Context: an optimization exercise on an open-source flow, tuned for small area. The choices shown serve that exercise and are no tape-out recipe.
The RTL was checked by simulation tests, not by an equivalence proof against the original design.

==> flow/design.v <==
module h_gate_simplified(
    input                         clk,
    input                         rst_n,
    input  signed [8-1:0] alpha_r, alpha_i,
    input  signed [8-1:0] beta_r,  beta_i,
    output signed [8-1:0] new_alpha_r, new_alpha_i,
    output signed [8-1:0] new_beta_r,  new_beta_i
);
    localparam signed [8-1:0] ONE_OVER_SQRT2 = 11;
    reg signed [(8 + 1)-1:0] add_r_s1, add_i_s1;
    reg signed [(8 + 1)-1:0] sub_r_s1, sub_i_s1;
    always @(posedge clk or negedge rst_n) begin
        if (!rst_n) begin
            add_r_s1 <= 0; add_i_s1 <= 0;
            sub_r_s1 <= 0; sub_i_s1 <= 0;
        end else begin
            add_r_s1 <= alpha_r + beta_r;
            add_i_s1 <= alpha_i + beta_i;
            sub_r_s1 <= alpha_r - beta_r;
            sub_i_s1 <= alpha_i - beta_i;
        end
    end
    localparam H_MULT_WIDTH = (8 + 1) + 8;
    reg signed [H_MULT_WIDTH-1:0] mult_add_r_s2, mult_add_i_s2;
    reg signed [H_MULT_WIDTH-1:0] mult_sub_r_s2, mult_sub_i_s2;
    always @(posedge clk or negedge rst_n) begin
        if (!rst_n) begin
            mult_add_r_s2 <= 0; mult_add_i_s2 <= 0;
            mult_sub_r_s2 <= 0; mult_sub_i_s2 <= 0;
        end else begin
            mult_add_r_s2 <= add_r_s1 * ONE_OVER_SQRT2;
            mult_add_i_s2 <= add_i_s1 * ONE_OVER_SQRT2;
            mult_sub_r_s2 <= sub_r_s1 * ONE_OVER_SQRT2;
            mult_sub_i_s2 <= sub_i_s1 * ONE_OVER_SQRT2;
        end
    end
    reg signed [8-1:0] new_alpha_r_s3, new_alpha_i_s3;
    reg signed [8-1:0] new_beta_r_s3,  new_beta_i_s3;
    always @(posedge clk or negedge rst_n) begin
        if (!rst_n) begin
            new_alpha_r_s3 <= 0; new_alpha_i_s3 <= 0;
            new_beta_r_s3  <= 0; new_beta_i_s3  <= 0;
        end else begin
            new_alpha_r_s3 <= mult_add_r_s2 >>> 4;
            new_alpha_i_s3 <= mult_add_i_s2 >>> 4;
            new_beta_r_s3  <= mult_sub_r_s2 >>> 4;
            new_beta_i_s3  <= mult_sub_i_s2 >>> 4;
        end
    end
    assign new_alpha_r = new_alpha_r_s3;
    assign new_alpha_i = new_alpha_i_s3;
    assign new_beta_r  = new_beta_r_s3;
    assign new_beta_i  = new_beta_i_s3;
endmodule
module crot_pi_2_gate_pipelined(
    input                         clk,
    input                         rst_n,
    input  signed [8-1:0] ar, ai,
    output signed [8-1:0] pr, pi
);
    reg signed [8-1:0] ar_s1, ai_s1;
    reg signed [8-1:0] ar_s2, ai_s2;
    reg signed [8-1:0] pr_s3, pi_s3;
    always @(posedge clk or negedge rst_n) begin
        if (!rst_n) begin
            ar_s1 <= 0;
            ai_s1 <= 0;
        end else begin
            ar_s1 <= ar;
            ai_s1 <= ai;
        end
    end
    always @(posedge clk or negedge rst_n) begin
        if (!rst_n) begin
            ar_s2 <= 0;
            ai_s2 <= 0;
        end else begin
            ar_s2 <= ar_s1;
            ai_s2 <= ai_s1;
        end
    end
    always @(posedge clk or negedge rst_n) begin
        if (!rst_n) begin
            pr_s3 <= 0;
            pi_s3 <= 0;
        end else begin
            pr_s3 <= -ai_s2;  
            pi_s3 <= ar_s2;   
        end
    end
    assign pr = pr_s3;
    assign pi = pi_s3;
endmodule
module crot_pi_4_gate_pipelined(
    input                         clk,
    input                         rst_n,
    input  signed [8-1:0] ar, ai,
    output signed [8-1:0] pr, pi
);
    localparam signed [8-1:0] C_VAL = 11;
    localparam CROT_ADD_WIDTH = (8 + 1);
    localparam CROT_MULT_WIDTH = CROT_ADD_WIDTH + 8;
    reg signed [CROT_ADD_WIDTH-1:0] sub_s1, add_s1;
    always @(posedge clk or negedge rst_n) begin
        if (!rst_n) begin
            sub_s1 <= 0;
            add_s1 <= 0;
        end else begin
            sub_s1 <= ar - ai;
            add_s1 <= ar + ai;
        end
    end
    reg signed [CROT_MULT_WIDTH-1:0] pr_prod_s2, pi_prod_s2;
    always @(posedge clk or negedge rst_n) begin
        if (!rst_n) begin
            pr_prod_s2 <= 0;
            pi_prod_s2 <= 0;
        end else begin
            pr_prod_s2 <= sub_s1 * C_VAL;
            pi_prod_s2 <= add_s1 * C_VAL;
        end
    end
    reg signed [8-1:0] pr_s3, pi_s3;
    always @(posedge clk or negedge rst_n) begin
        if (!rst_n) begin
            pr_s3 <= 0;
            pi_s3 <= 0;
        end else begin
            pr_s3 <= pr_prod_s2 >>> 4;
            pi_s3 <= pi_prod_s2 >>> 4;
        end
    end
    assign pr = pr_s3;
    assign pi = pi_s3;
endmodule
module swap_gate_pipelined(
    input                         clk,
    input                         rst_n,
    input  signed [8-1:0] in_001_r, in_001_i,
    input  signed [8-1:0] in_100_r, in_100_i,
    input  signed [8-1:0] in_011_r, in_011_i,
    input  signed [8-1:0] in_110_r, in_110_i,
    output signed [8-1:0] out_001_r, out_001_i,
    output signed [8-1:0] out_100_r, out_100_i,
    output signed [8-1:0] out_011_r, out_011_i,
    output signed [8-1:0] out_110_r, out_110_i
);
    reg signed [8-1:0] out_001_r_reg, out_001_i_reg;
    reg signed [8-1:0] out_100_r_reg, out_100_i_reg;
    reg signed [8-1:0] out_011_r_reg, out_011_i_reg;
    reg signed [8-1:0] out_110_r_reg, out_110_i_reg;
    always @(posedge clk or negedge rst_n) begin
        if (!rst_n) begin
            out_001_r_reg <= 0; out_001_i_reg <= 0;
            out_100_r_reg <= 0; out_100_i_reg <= 0;
            out_011_r_reg <= 0; out_011_i_reg <= 0;
            out_110_r_reg <= 0; out_110_i_reg <= 0;
        end else begin
            out_001_r_reg <= in_100_r; out_001_i_reg <= in_100_i;
            out_100_r_reg <= in_001_r; out_100_i_reg <= in_001_i;
            out_011_r_reg <= in_110_r; out_011_i_reg <= in_110_i;
            out_110_r_reg <= in_011_r; out_110_i_reg <= in_011_i;
        end
    end
    assign out_001_r = out_001_r_reg;
    assign out_001_i = out_001_i_reg;
    assign out_100_r = out_100_r_reg;
    assign out_100_i = out_100_i_reg;
    assign out_011_r = out_011_r_reg;
    assign out_011_i = out_011_i_reg;
    assign out_110_r = out_110_r_reg;
    assign out_110_i = out_110_i_reg;
endmodule
module qft3_top_pipelined(
    input clk,
    input rst_n,
    input  signed [8-1:0] i000_r, i000_i, i001_r, i001_i, i010_r, i010_i, i011_r, i011_i,
    input  signed [8-1:0] i100_r, i100_i, i101_r, i101_i, i110_r, i110_i, i111_r, i111_i,
    output signed [8-1:0] f000_r, f000_i, f001_r, f001_i, f010_r, f010_i, f011_r, f011_i,
    output signed [8-1:0] f100_r, f100_i, f101_r, f101_i, f110_r, f110_i, f111_r, f111_i
);
    wire signed [8-1:0] s1_r[0:7], s1_i[0:7];
    wire signed [8-1:0] s2_r[0:7], s2_i[0:7];
    wire signed [8-1:0] s3_r[0:7], s3_i[0:7];
    wire signed [8-1:0] s4_r[0:7], s4_i[0:7];
    wire signed [8-1:0] s5_r[0:7], s5_i[0:7];
    wire signed [8-1:0] s6_r[0:7], s6_i[0:7];
    integer i, j;
    h_gate_simplified h_q2_p0 (.clk(clk), .rst_n(rst_n), .alpha_r(i000_r), .alpha_i(i000_i), .beta_r(i100_r), .beta_i(i100_i), .new_alpha_r(s1_r[0]), .new_alpha_i(s1_i[0]), .new_beta_r(s1_r[4]), .new_beta_i(s1_i[4]));
    h_gate_simplified h_q2_p1 (.clk(clk), .rst_n(rst_n), .alpha_r(i001_r), .alpha_i(i001_i), .beta_r(i101_r), .beta_i(i101_i), .new_alpha_r(s1_r[1]), .new_alpha_i(s1_i[1]), .new_beta_r(s1_r[5]), .new_beta_i(s1_i[5]));
    h_gate_simplified h_q2_p2 (.clk(clk), .rst_n(rst_n), .alpha_r(i010_r), .alpha_i(i010_i), .beta_r(i110_r), .beta_i(i110_i), .new_alpha_r(s1_r[2]), .new_alpha_i(s1_i[2]), .new_beta_r(s1_r[6]), .new_beta_i(s1_i[6]));
    h_gate_simplified h_q2_p3 (.clk(clk), .rst_n(rst_n), .alpha_r(i011_r), .alpha_i(i011_i), .beta_r(i111_r), .beta_i(i111_i), .new_alpha_r(s1_r[3]), .new_alpha_i(s1_i[3]), .new_beta_r(s1_r[7]), .new_beta_i(s1_i[7]));
    crot_pi_2_gate_pipelined c21_p0 (.clk(clk), .rst_n(rst_n), .ar(s1_r[6]), .ai(s1_i[6]), .pr(s2_r[6]), .pi(s2_i[6]));
    crot_pi_2_gate_pipelined c21_p1 (.clk(clk), .rst_n(rst_n), .ar(s1_r[7]), .ai(s1_i[7]), .pr(s2_r[7]), .pi(s2_i[7]));
    reg signed [8-1:0] s1_passthru_s2_r [0:5][0:2], s1_passthru_s2_i [0:5][0:2];
    always @(posedge clk or negedge rst_n) begin
        if(!rst_n) for(j=0;j<6;j=j+1) for(i=0;i<3;i=i+1) {s1_passthru_s2_r[j][i],s1_passthru_s2_i[j][i]} <= 0;
        else for(j=0;j<6;j=j+1) begin
            {s1_passthru_s2_r[j][0],s1_passthru_s2_i[j][0]} <= {s1_r[j],s1_i[j]};
            {s1_passthru_s2_r[j][1],s1_passthru_s2_i[j][1]} <= {s1_passthru_s2_r[j][0],s1_passthru_s2_i[j][0]};
            {s1_passthru_s2_r[j][2],s1_passthru_s2_i[j][2]} <= {s1_passthru_s2_r[j][1],s1_passthru_s2_i[j][1]};
        end
    end
    assign {s2_r[0],s2_i[0]}={s1_passthru_s2_r[0][2],s1_passthru_s2_i[0][2]}; assign {s2_r[1],s2_i[1]}={s1_passthru_s2_r[1][2],s1_passthru_s2_i[1][2]};
    assign {s2_r[2],s2_i[2]}={s1_passthru_s2_r[2][2],s1_passthru_s2_i[2][2]}; assign {s2_r[3],s2_i[3]}={s1_passthru_s2_r[3][2],s1_passthru_s2_i[3][2]};
    assign {s2_r[4],s2_i[4]}={s1_passthru_s2_r[4][2],s1_passthru_s2_i[4][2]}; assign {s2_r[5],s2_i[5]}={s1_passthru_s2_r[5][2],s1_passthru_s2_i[5][2]};
    crot_pi_4_gate_pipelined c20_p0 (.clk(clk), .rst_n(rst_n), .ar(s2_r[5]), .ai(s2_i[5]), .pr(s3_r[5]), .pi(s3_i[5]));
    crot_pi_4_gate_pipelined c20_p1 (.clk(clk), .rst_n(rst_n), .ar(s2_r[7]), .ai(s2_i[7]), .pr(s3_r[7]), .pi(s3_i[7]));
    reg signed [8-1:0] s2_passthru_s3_r [0:5][0:2], s2_passthru_s3_i [0:5][0:2];
    always @(posedge clk or negedge rst_n) begin
        if(!rst_n) for(j=0;j<6;j=j+1) for(i=0;i<3;i=i+1) {s2_passthru_s3_r[j][i],s2_passthru_s3_i[j][i]} <= 0;
        else begin
            {s2_passthru_s3_r[0][0],s2_passthru_s3_i[0][0]} <= {s2_r[0],s2_i[0]}; {s2_passthru_s3_r[1][0],s2_passthru_s3_i[1][0]} <= {s2_r[1],s2_i[1]};
            {s2_passthru_s3_r[2][0],s2_passthru_s3_i[2][0]} <= {s2_r[2],s2_i[2]}; {s2_passthru_s3_r[3][0],s2_passthru_s3_i[3][0]} <= {s2_r[3],s2_i[3]};
            {s2_passthru_s3_r[4][0],s2_passthru_s3_i[4][0]} <= {s2_r[4],s2_i[4]}; {s2_passthru_s3_r[5][0],s2_passthru_s3_i[5][0]} <= {s2_r[6],s2_i[6]};
            for(j=0;j<6;j=j+1) begin
                {s2_passthru_s3_r[j][1],s2_passthru_s3_i[j][1]} <= {s2_passthru_s3_r[j][0],s2_passthru_s3_i[j][0]};
                {s2_passthru_s3_r[j][2],s2_passthru_s3_i[j][2]} <= {s2_passthru_s3_r[j][1],s2_passthru_s3_i[j][1]};
            end
        end
    end
    assign {s3_r[0],s3_i[0]}={s2_passthru_s3_r[0][2],s2_passthru_s3_i[0][2]}; assign {s3_r[1],s3_i[1]}={s2_passthru_s3_r[1][2],s2_passthru_s3_i[1][2]};
    assign {s3_r[2],s3_i[2]}={s2_passthru_s3_r[2][2],s2_passthru_s3_i[2][2]}; assign {s3_r[3],s3_i[3]}={s2_passthru_s3_r[3][2],s2_passthru_s3_i[3][2]};
    assign {s3_r[4],s3_i[4]}={s2_passthru_s3_r[4][2],s2_passthru_s3_i[4][2]}; assign {s3_r[6],s3_i[6]}={s2_passthru_s3_r[5][2],s2_passthru_s3_i[5][2]};
    h_gate_simplified h_q1_p0 (.clk(clk), .rst_n(rst_n), .alpha_r(s3_r[0]), .alpha_i(s3_i[0]), .beta_r(s3_r[2]), .beta_i(s3_i[2]), .new_alpha_r(s4_r[0]), .new_alpha_i(s4_i[0]), .new_beta_r(s4_r[2]), .new_beta_i(s4_i[2]));
    h_gate_simplified h_q1_p1 (.clk(clk), .rst_n(rst_n), .alpha_r(s3_r[1]), .alpha_i(s3_i[1]), .beta_r(s3_r[3]), .beta_i(s3_i[3]), .new_alpha_r(s4_r[1]), .new_alpha_i(s4_i[1]), .new_beta_r(s4_r[3]), .new_beta_i(s4_i[3]));
    h_gate_simplified h_q1_p2 (.clk(clk), .rst_n(rst_n), .alpha_r(s3_r[4]), .alpha_i(s3_i[4]), .beta_r(s3_r[6]), .beta_i(s3_i[6]), .new_alpha_r(s4_r[4]), .new_alpha_i(s4_i[4]), .new_beta_r(s4_r[6]), .new_beta_i(s4_i[6]));
    h_gate_simplified h_q1_p3 (.clk(clk), .rst_n(rst_n), .alpha_r(s3_r[5]), .alpha_i(s3_i[5]), .beta_r(s3_r[7]), .beta_i(s3_i[7]), .new_alpha_r(s4_r[5]), .new_alpha_i(s4_i[5]), .new_beta_r(s4_r[7]), .new_beta_i(s4_i[7]));
    crot_pi_2_gate_pipelined c10_p0 (.clk(clk), .rst_n(rst_n), .ar(s4_r[3]), .ai(s4_i[3]), .pr(s5_r[3]), .pi(s5_i[3]));
    crot_pi_2_gate_pipelined c10_p1 (.clk(clk), .rst_n(rst_n), .ar(s4_r[7]), .ai(s4_i[7]), .pr(s5_r[7]), .pi(s5_i[7]));
    reg signed [8-1:0] s4_passthru_s5_r [0:5][0:2], s4_passthru_s5_i [0:5][0:2];
    always @(posedge clk or negedge rst_n) begin
        if(!rst_n) for(j=0;j<6;j=j+1) for(i=0;i<3;i=i+1) {s4_passthru_s5_r[j][i],s4_passthru_s5_i[j][i]} <= 0;
        else begin
            {s4_passthru_s5_r[0][0],s4_passthru_s5_i[0][0]} <= {s4_r[0],s4_i[0]}; {s4_passthru_s5_r[1][0],s4_passthru_s5_i[1][0]} <= {s4_r[1],s4_i[1]};
            {s4_passthru_s5_r[2][0],s4_passthru_s5_i[2][0]} <= {s4_r[2],s4_i[2]}; {s4_passthru_s5_r[3][0],s4_passthru_s5_i[3][0]} <= {s4_r[4],s4_i[4]};
            {s4_passthru_s5_r[4][0],s4_passthru_s5_i[4][0]} <= {s4_r[5],s4_i[5]}; {s4_passthru_s5_r[5][0],s4_passthru_s5_i[5][0]} <= {s4_r[6],s4_i[6]};
            for(j=0;j<6;j=j+1) begin
                {s4_passthru_s5_r[j][1],s4_passthru_s5_i[j][1]} <= {s4_passthru_s5_r[j][0],s4_passthru_s5_i[j][0]};
                {s4_passthru_s5_r[j][2],s4_passthru_s5_i[j][2]} <= {s4_passthru_s5_r[j][1],s4_passthru_s5_i[j][1]};
            end
        end
    end
    assign {s5_r[0],s5_i[0]}={s4_passthru_s5_r[0][2],s4_passthru_s5_i[0][2]}; assign {s5_r[1],s5_i[1]}={s4_passthru_s5_r[1][2],s4_passthru_s5_i[1][2]};
    assign {s5_r[2],s5_i[2]}={s4_passthru_s5_r[2][2],s4_passthru_s5_i[2][2]}; assign {s5_r[4],s5_i[4]}={s4_passthru_s5_r[3][2],s4_passthru_s5_i[3][2]};
    assign {s5_r[5],s5_i[5]}={s4_passthru_s5_r[4][2],s4_passthru_s5_i[4][2]}; assign {s5_r[6],s5_i[6]}={s4_passthru_s5_r[5][2],s4_passthru_s5_i[5][2]};
    h_gate_simplified h_q0_p0 (.clk(clk), .rst_n(rst_n), .alpha_r(s5_r[0]), .alpha_i(s5_i[0]), .beta_r(s5_r[1]), .beta_i(s5_i[1]), .new_alpha_r(s6_r[0]), .new_alpha_i(s6_i[0]), .new_beta_r(s6_r[1]), .new_beta_i(s6_i[1]));
    h_gate_simplified h_q0_p1 (.clk(clk), .rst_n(rst_n), .alpha_r(s5_r[2]), .alpha_i(s5_i[2]), .beta_r(s5_r[3]), .beta_i(s5_i[3]), .new_alpha_r(s6_r[2]), .new_alpha_i(s6_i[2]), .new_beta_r(s6_r[3]), .new_beta_i(s6_i[3]));
    h_gate_simplified h_q0_p2 (.clk(clk), .rst_n(rst_n), .alpha_r(s5_r[4]), .alpha_i(s5_i[4]), .beta_r(s5_r[5]), .beta_i(s5_i[5]), .new_alpha_r(s6_r[4]), .new_alpha_i(s6_i[4]), .new_beta_r(s6_r[5]), .new_beta_i(s6_i[5]));
    h_gate_simplified h_q0_p3 (.clk(clk), .rst_n(rst_n), .alpha_r(s5_r[6]), .alpha_i(s5_i[6]), .beta_r(s5_r[7]), .beta_i(s5_i[7]), .new_alpha_r(s6_r[6]), .new_alpha_i(s6_i[6]), .new_beta_r(s6_r[7]), .new_beta_i(s6_i[7]));
    swap_gate_pipelined final_swap (
        .clk(clk), .rst_n(rst_n),
        .in_001_r(s6_r[1]), .in_001_i(s6_i[1]), .in_100_r(s6_r[4]), .in_100_i(s6_i[4]),
        .in_011_r(s6_r[3]), .in_011_i(s6_i[3]), .in_110_r(s6_r[6]), .in_110_i(s6_i[6]),
        .out_001_r(f001_r), .out_001_i(f001_i),
        .out_100_r(f100_r), .out_100_i(f100_i),
        .out_011_r(f011_r), .out_011_i(f011_i),
        .out_110_r(f110_r), .out_110_i(f110_i)
    );
    reg signed [8-1:0] f000_r_reg, f000_i_reg;
    reg signed [8-1:0] f010_r_reg, f010_i_reg;
    reg signed [8-1:0] f101_r_reg, f101_i_reg;
    reg signed [8-1:0] f111_r_reg, f111_i_reg;
    always @(posedge clk or negedge rst_n) begin
        if(!rst_n) begin
            {f000_r_reg, f000_i_reg} <= 0; {f010_r_reg, f010_i_reg} <= 0;
            {f101_r_reg, f101_i_reg} <= 0; {f111_r_reg, f111_i_reg} <= 0;
        end else begin
            {f000_r_reg, f000_i_reg} <= {s6_r[0], s6_i[0]};
            {f010_r_reg, f010_i_reg} <= {s6_r[2], s6_i[2]};
            {f101_r_reg, f101_i_reg} <= {s6_r[5], s6_i[5]};
            {f111_r_reg, f111_i_reg} <= {s6_r[7], s6_i[7]};
        end
    end
    assign f000_r = f000_r_reg; assign f000_i = f000_i_reg;
    assign f010_r = f010_r_reg; assign f010_i = f010_i_reg;
    assign f101_r = f101_r_reg; assign f101_i = f101_i_reg;
    assign f111_r = f111_r_reg; assign f111_i = f111_i_reg;
endmodule
==> flow/run.sh <==
#!/bin/bash
# synth_recipe.tcl (not shown) runs the flow's synth.tcl, then flattens the netlist and writes it again
# the make line also repeats each setting of config.mk as NAME=value (left out here)
make -C /OpenROAD-flow-scripts/flow DESIGN_CONFIG=/design/flow/config.mk WORK_HOME=/design/flow/orfs CLKGATE_MAP_FILE= SYNTH_SCRIPT=/design/flow/synth_recipe.tcl finish
==> flow/config.mk <==
export PLATFORM = sky130hd
export DESIGN_NAME = qft3_top_pipelined
export DESIGN_NICKNAME = qft3_top_pipelined
export VERILOG_FILES = /design/flow/design.v
export SDC_FILE = /design/flow/constraint.sdc
export NUM_CORES = 4
export LEC_CHECK = 0
export CAP_MARGIN = 20
export CORE_MARGIN = 2
export CORE_UTILIZATION = 40
export PLACE_DENSITY = 0.6
export SLEW_MARGIN = 20
==> flow/constraint.sdc <==
create_clock -name core_clock -period 5.0 [get_ports {clk}]
set_input_delay 1.0000 -clock core_clock [delete_from_list [all_inputs] [get_ports {clk}]]
set_output_delay 1.0000 -clock core_clock [all_outputs]
set_load 0.01 [all_outputs]
==> images/placement_by_type.png <==
Fill, decap, tap and diode cells in gray.
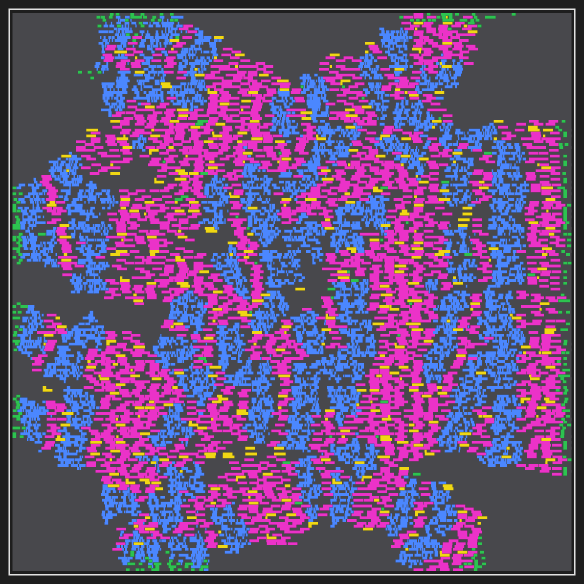
- remaining buffers and delay cells: green (cells 297)
- sequential cells: magenta (cells 2458)
- combinational and other logic: blue (cells 6256)
- clock drivers and dummy loads: yellow (cells 447)
placeable core area: 276000 sq um
Post-Layout Inst Area: 127000 sq um

==> images/detail.png <==
Window x 245 to 285, y 245 to 285 um. Cells in gray, sequential cells in the stronger gray; small squares are vias.
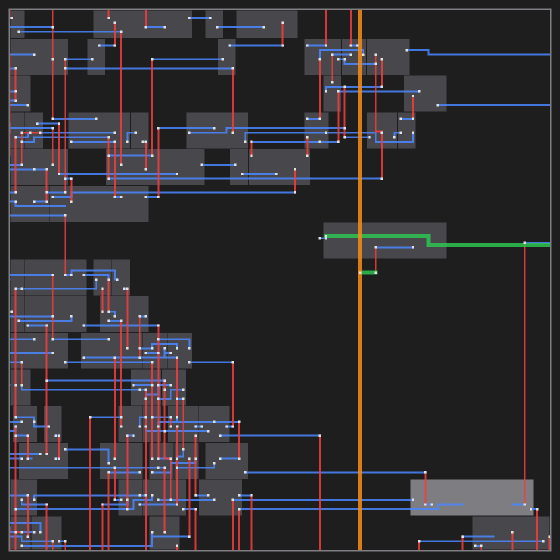
- metal 3: green
- metal 2: red
- metal 4: orange
- metal 1: blue
- sequential cells in the window: 1
- cells with their middle in the window: 59
- netlist names of flops here include: `h_q1_p0.sub_i_s1` (1)
- most frequent: ha_1 (11), inv_1 (10), o21ai_0 (5)

==> images/wires.png <==
Scale bar: 200 um. Two of the layers only.
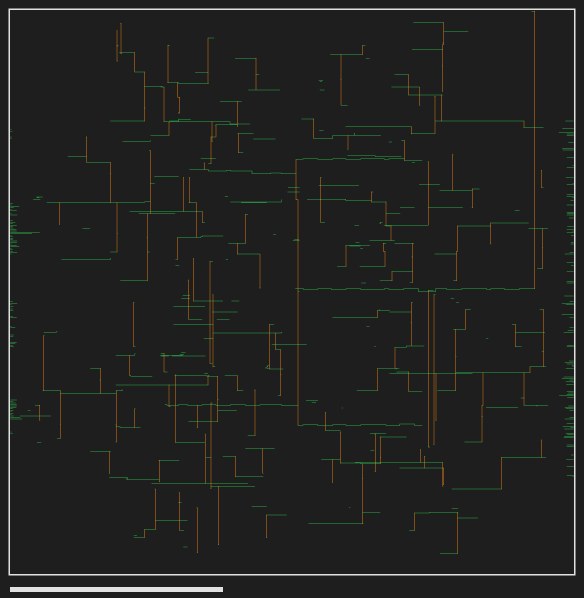
- metal 3: green (wire length 5850 um)
- metal 4: orange (wire length 4340 um)
Vias: 58340
wire length per cell after detailed routing: 13.3 um

==> images/congestion.png <==
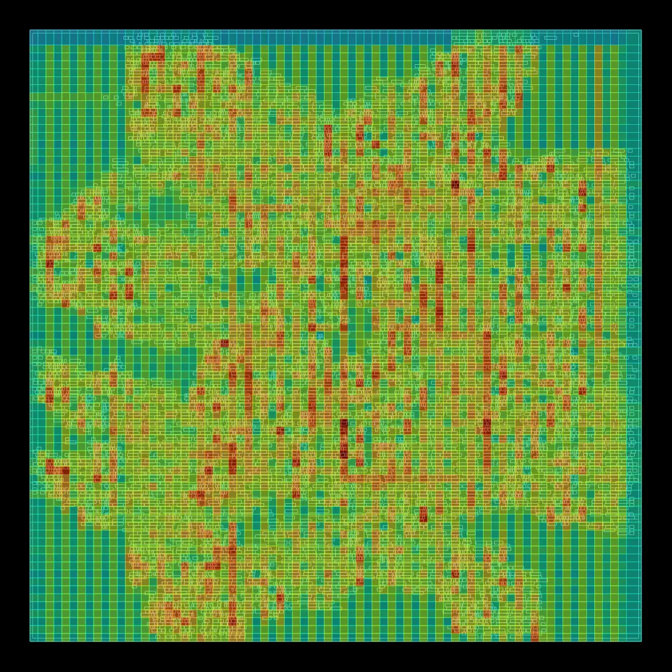
busiest layer in global routing: met2
GR Util met1: 17.5%
met3 Use GR: 2.02%
met2 layer usage reported by global route: 21.2%
post-layout util: 46.1%

==> results.py <==
metrics = {
    "clock_tree": {
        "cts_max_path_buffers": 4,
        "clk_pin_slew_ns": 0.06,
    },
    "drt": {
        "drt_drc_violations_left": 0,
        "dr.first_iter.drc_count": 2422,
        "met2_length_mm": 82.0,
    },
    "yosys": {
        "synthSimpleGateAreaFrac_pct": 4.32,
        "postSynthNetCount": 10546,
        "seq_area_frac_synth_pct": 55.5,
        "synthDistinctLibCells": 55,
        "synth_top_family_by_area": "adder cells",
        "synth_edf_count": 0,
        "synth_top_area_cell": "dfrtp_1",
        "number_of_synthesized_register_bits": 2458,
    },
    "placement": {
        "post-dp-hpwl_mm": 132,
        "placedCellCount": 12714,
        "buffer_ports.inserted": 257,
    },
    "run_status": {
        "outcome": "finished clean",
    },
    "floorplan": {
        "dieHeight_um": 530,
    },
    "critical_path": {
        "worst_ep_arrival_time_ns": 3.65,
        "critical_path.slowest_cell": "fa_1",
        "worst_ep_required_time_ns": 5.72,
    },
    "sta": {
        "slew_viol_final": 0,
        "achievable-frequency_mhz": 342,
        "share_of_the_cycle_needed_by_the_critical_path_after_routing_pct": 58.5,
    },
    "global_routing": {
        "grt_pass1_vias": 62034,
    },
    "cells_and_area": {
        "finish.net_count": 11059,
    },
    "run": {
        "maxCapViolations": 0,
    },
}
-- worst reg2reg max path: cells and delay by family (launching register included) --
kind	cells	cell delay, ns
AO/OA/AOI/OAI	3	0.67
XOR/XNOR	1	0.26
adder cells (fa/ha/maj)	3	1.09
buffers and inverters	2	0.10
flip-flops	1	0.43
AND/OR/NAND/NOR	2	0.20
-- worst paths after layout --
kind	from	to	slack, ns	cells past startpoint
max	h_q1_p0.add_i_s1[4]	h_q1_p0.mult_add_i_s2[11]	2.07	11
min	c21_p1.ar_s1[7]	c21_p1.ar_s2[7]	0.28	0
max reg2reg	h_q1_p0.add_i_s1[4]	h_q1_p0.mult_add_i_s2[11]	2.07	11
min reg2reg	c21_p1.ar_s1[7]	c21_p1.ar_s2[7]	0.28	0
max in group asynchronous	rst_n	h_q1_p1.mult_sub_i_s2[9]	2.79	4
min in group asynchronous	rst_n	c20_p1.pi_s3[0]	0.73	2
-- layout by cell type (no fill, tap or decap), drive strengths merged, types with 85 or more instances in the layout --
cell	n
o21ai	402
nor2	352
nor2b	163
dfrtp	2458
xor2	247
ha	1356
o21bai	85
xnor2	650
clkbuf	317
a21oi	339
nand2	152
inv	1504
fa	312
clkdlybuf4s50	256
nor3	98
-- cell families (layout without fill, tap and decap cells) --
kind of cell / Yosys count / count (layout)
multiplexers: 68 / 68
XOR/XNOR: 897 / 897
AND/OR/NAND/NOR: 985 / 985
AO/OA/AOI/OAI: 1148 / 1148
buffers and inverters: 1524 / 2234
flip-flops: 2458 / 2458
adder cells (fa/ha/maj): 1668 / 1668
other: 0 / 1
-- metal layers --
metal,global-route usage (%),vias to the layer above
met5,0,-
li1,-,29166
met3,2.02,311
met4,3.56,4
met2,21.2,612
met1,17.5,28247
-- final cells by class --
type | count | share of cell area [%]
timing repair buffer | 297 | 2.46
antenna | 1 | 0.00197
inverter | 1490 | 4.40
sequential | 2458 | 48.4
clock inverter | 130 | 1.42
multi-input combinational | 4766 | 34.3
tap | 3705 | 3.64
clock buffer | 317 | 5.42

## separate check: timing with driven ports
No port has a modelled driver above. Below, the same layout with a new extraction and two added sets of constraints.
Step 1 (the two cells are an assumption about what drives the block):
set clk [get_ports {clk}]
set_driving_cell -lib_cell sky130_fd_sc_hd__clkbuf_16 $clk
set_driving_cell -lib_cell sky130_fd_sc_hd__buf_2 [delete_from_list [all_inputs] $clk]
Step 2 adds t to the input delays and takes it off the output delays; t is the mean of the earliest and latest rising clock arrival at the registers after step 1. Input paths then give back, and output paths get back, about the clock's delay inside the block.
Slacks: no drivers / after step 1 / after step 2; pairs: no drivers / after step 1.
t, ns: 0.961
slack for setup (ns): 2.074 / 2.074 / 1.828
latest minus earliest clock arrival (ns): 0.089 / 0.088
After both steps this run still meets setup and hold. For this run, drivers alone change the setup slack by 0.000 ns; drivers and shift together by -0.246 ns.
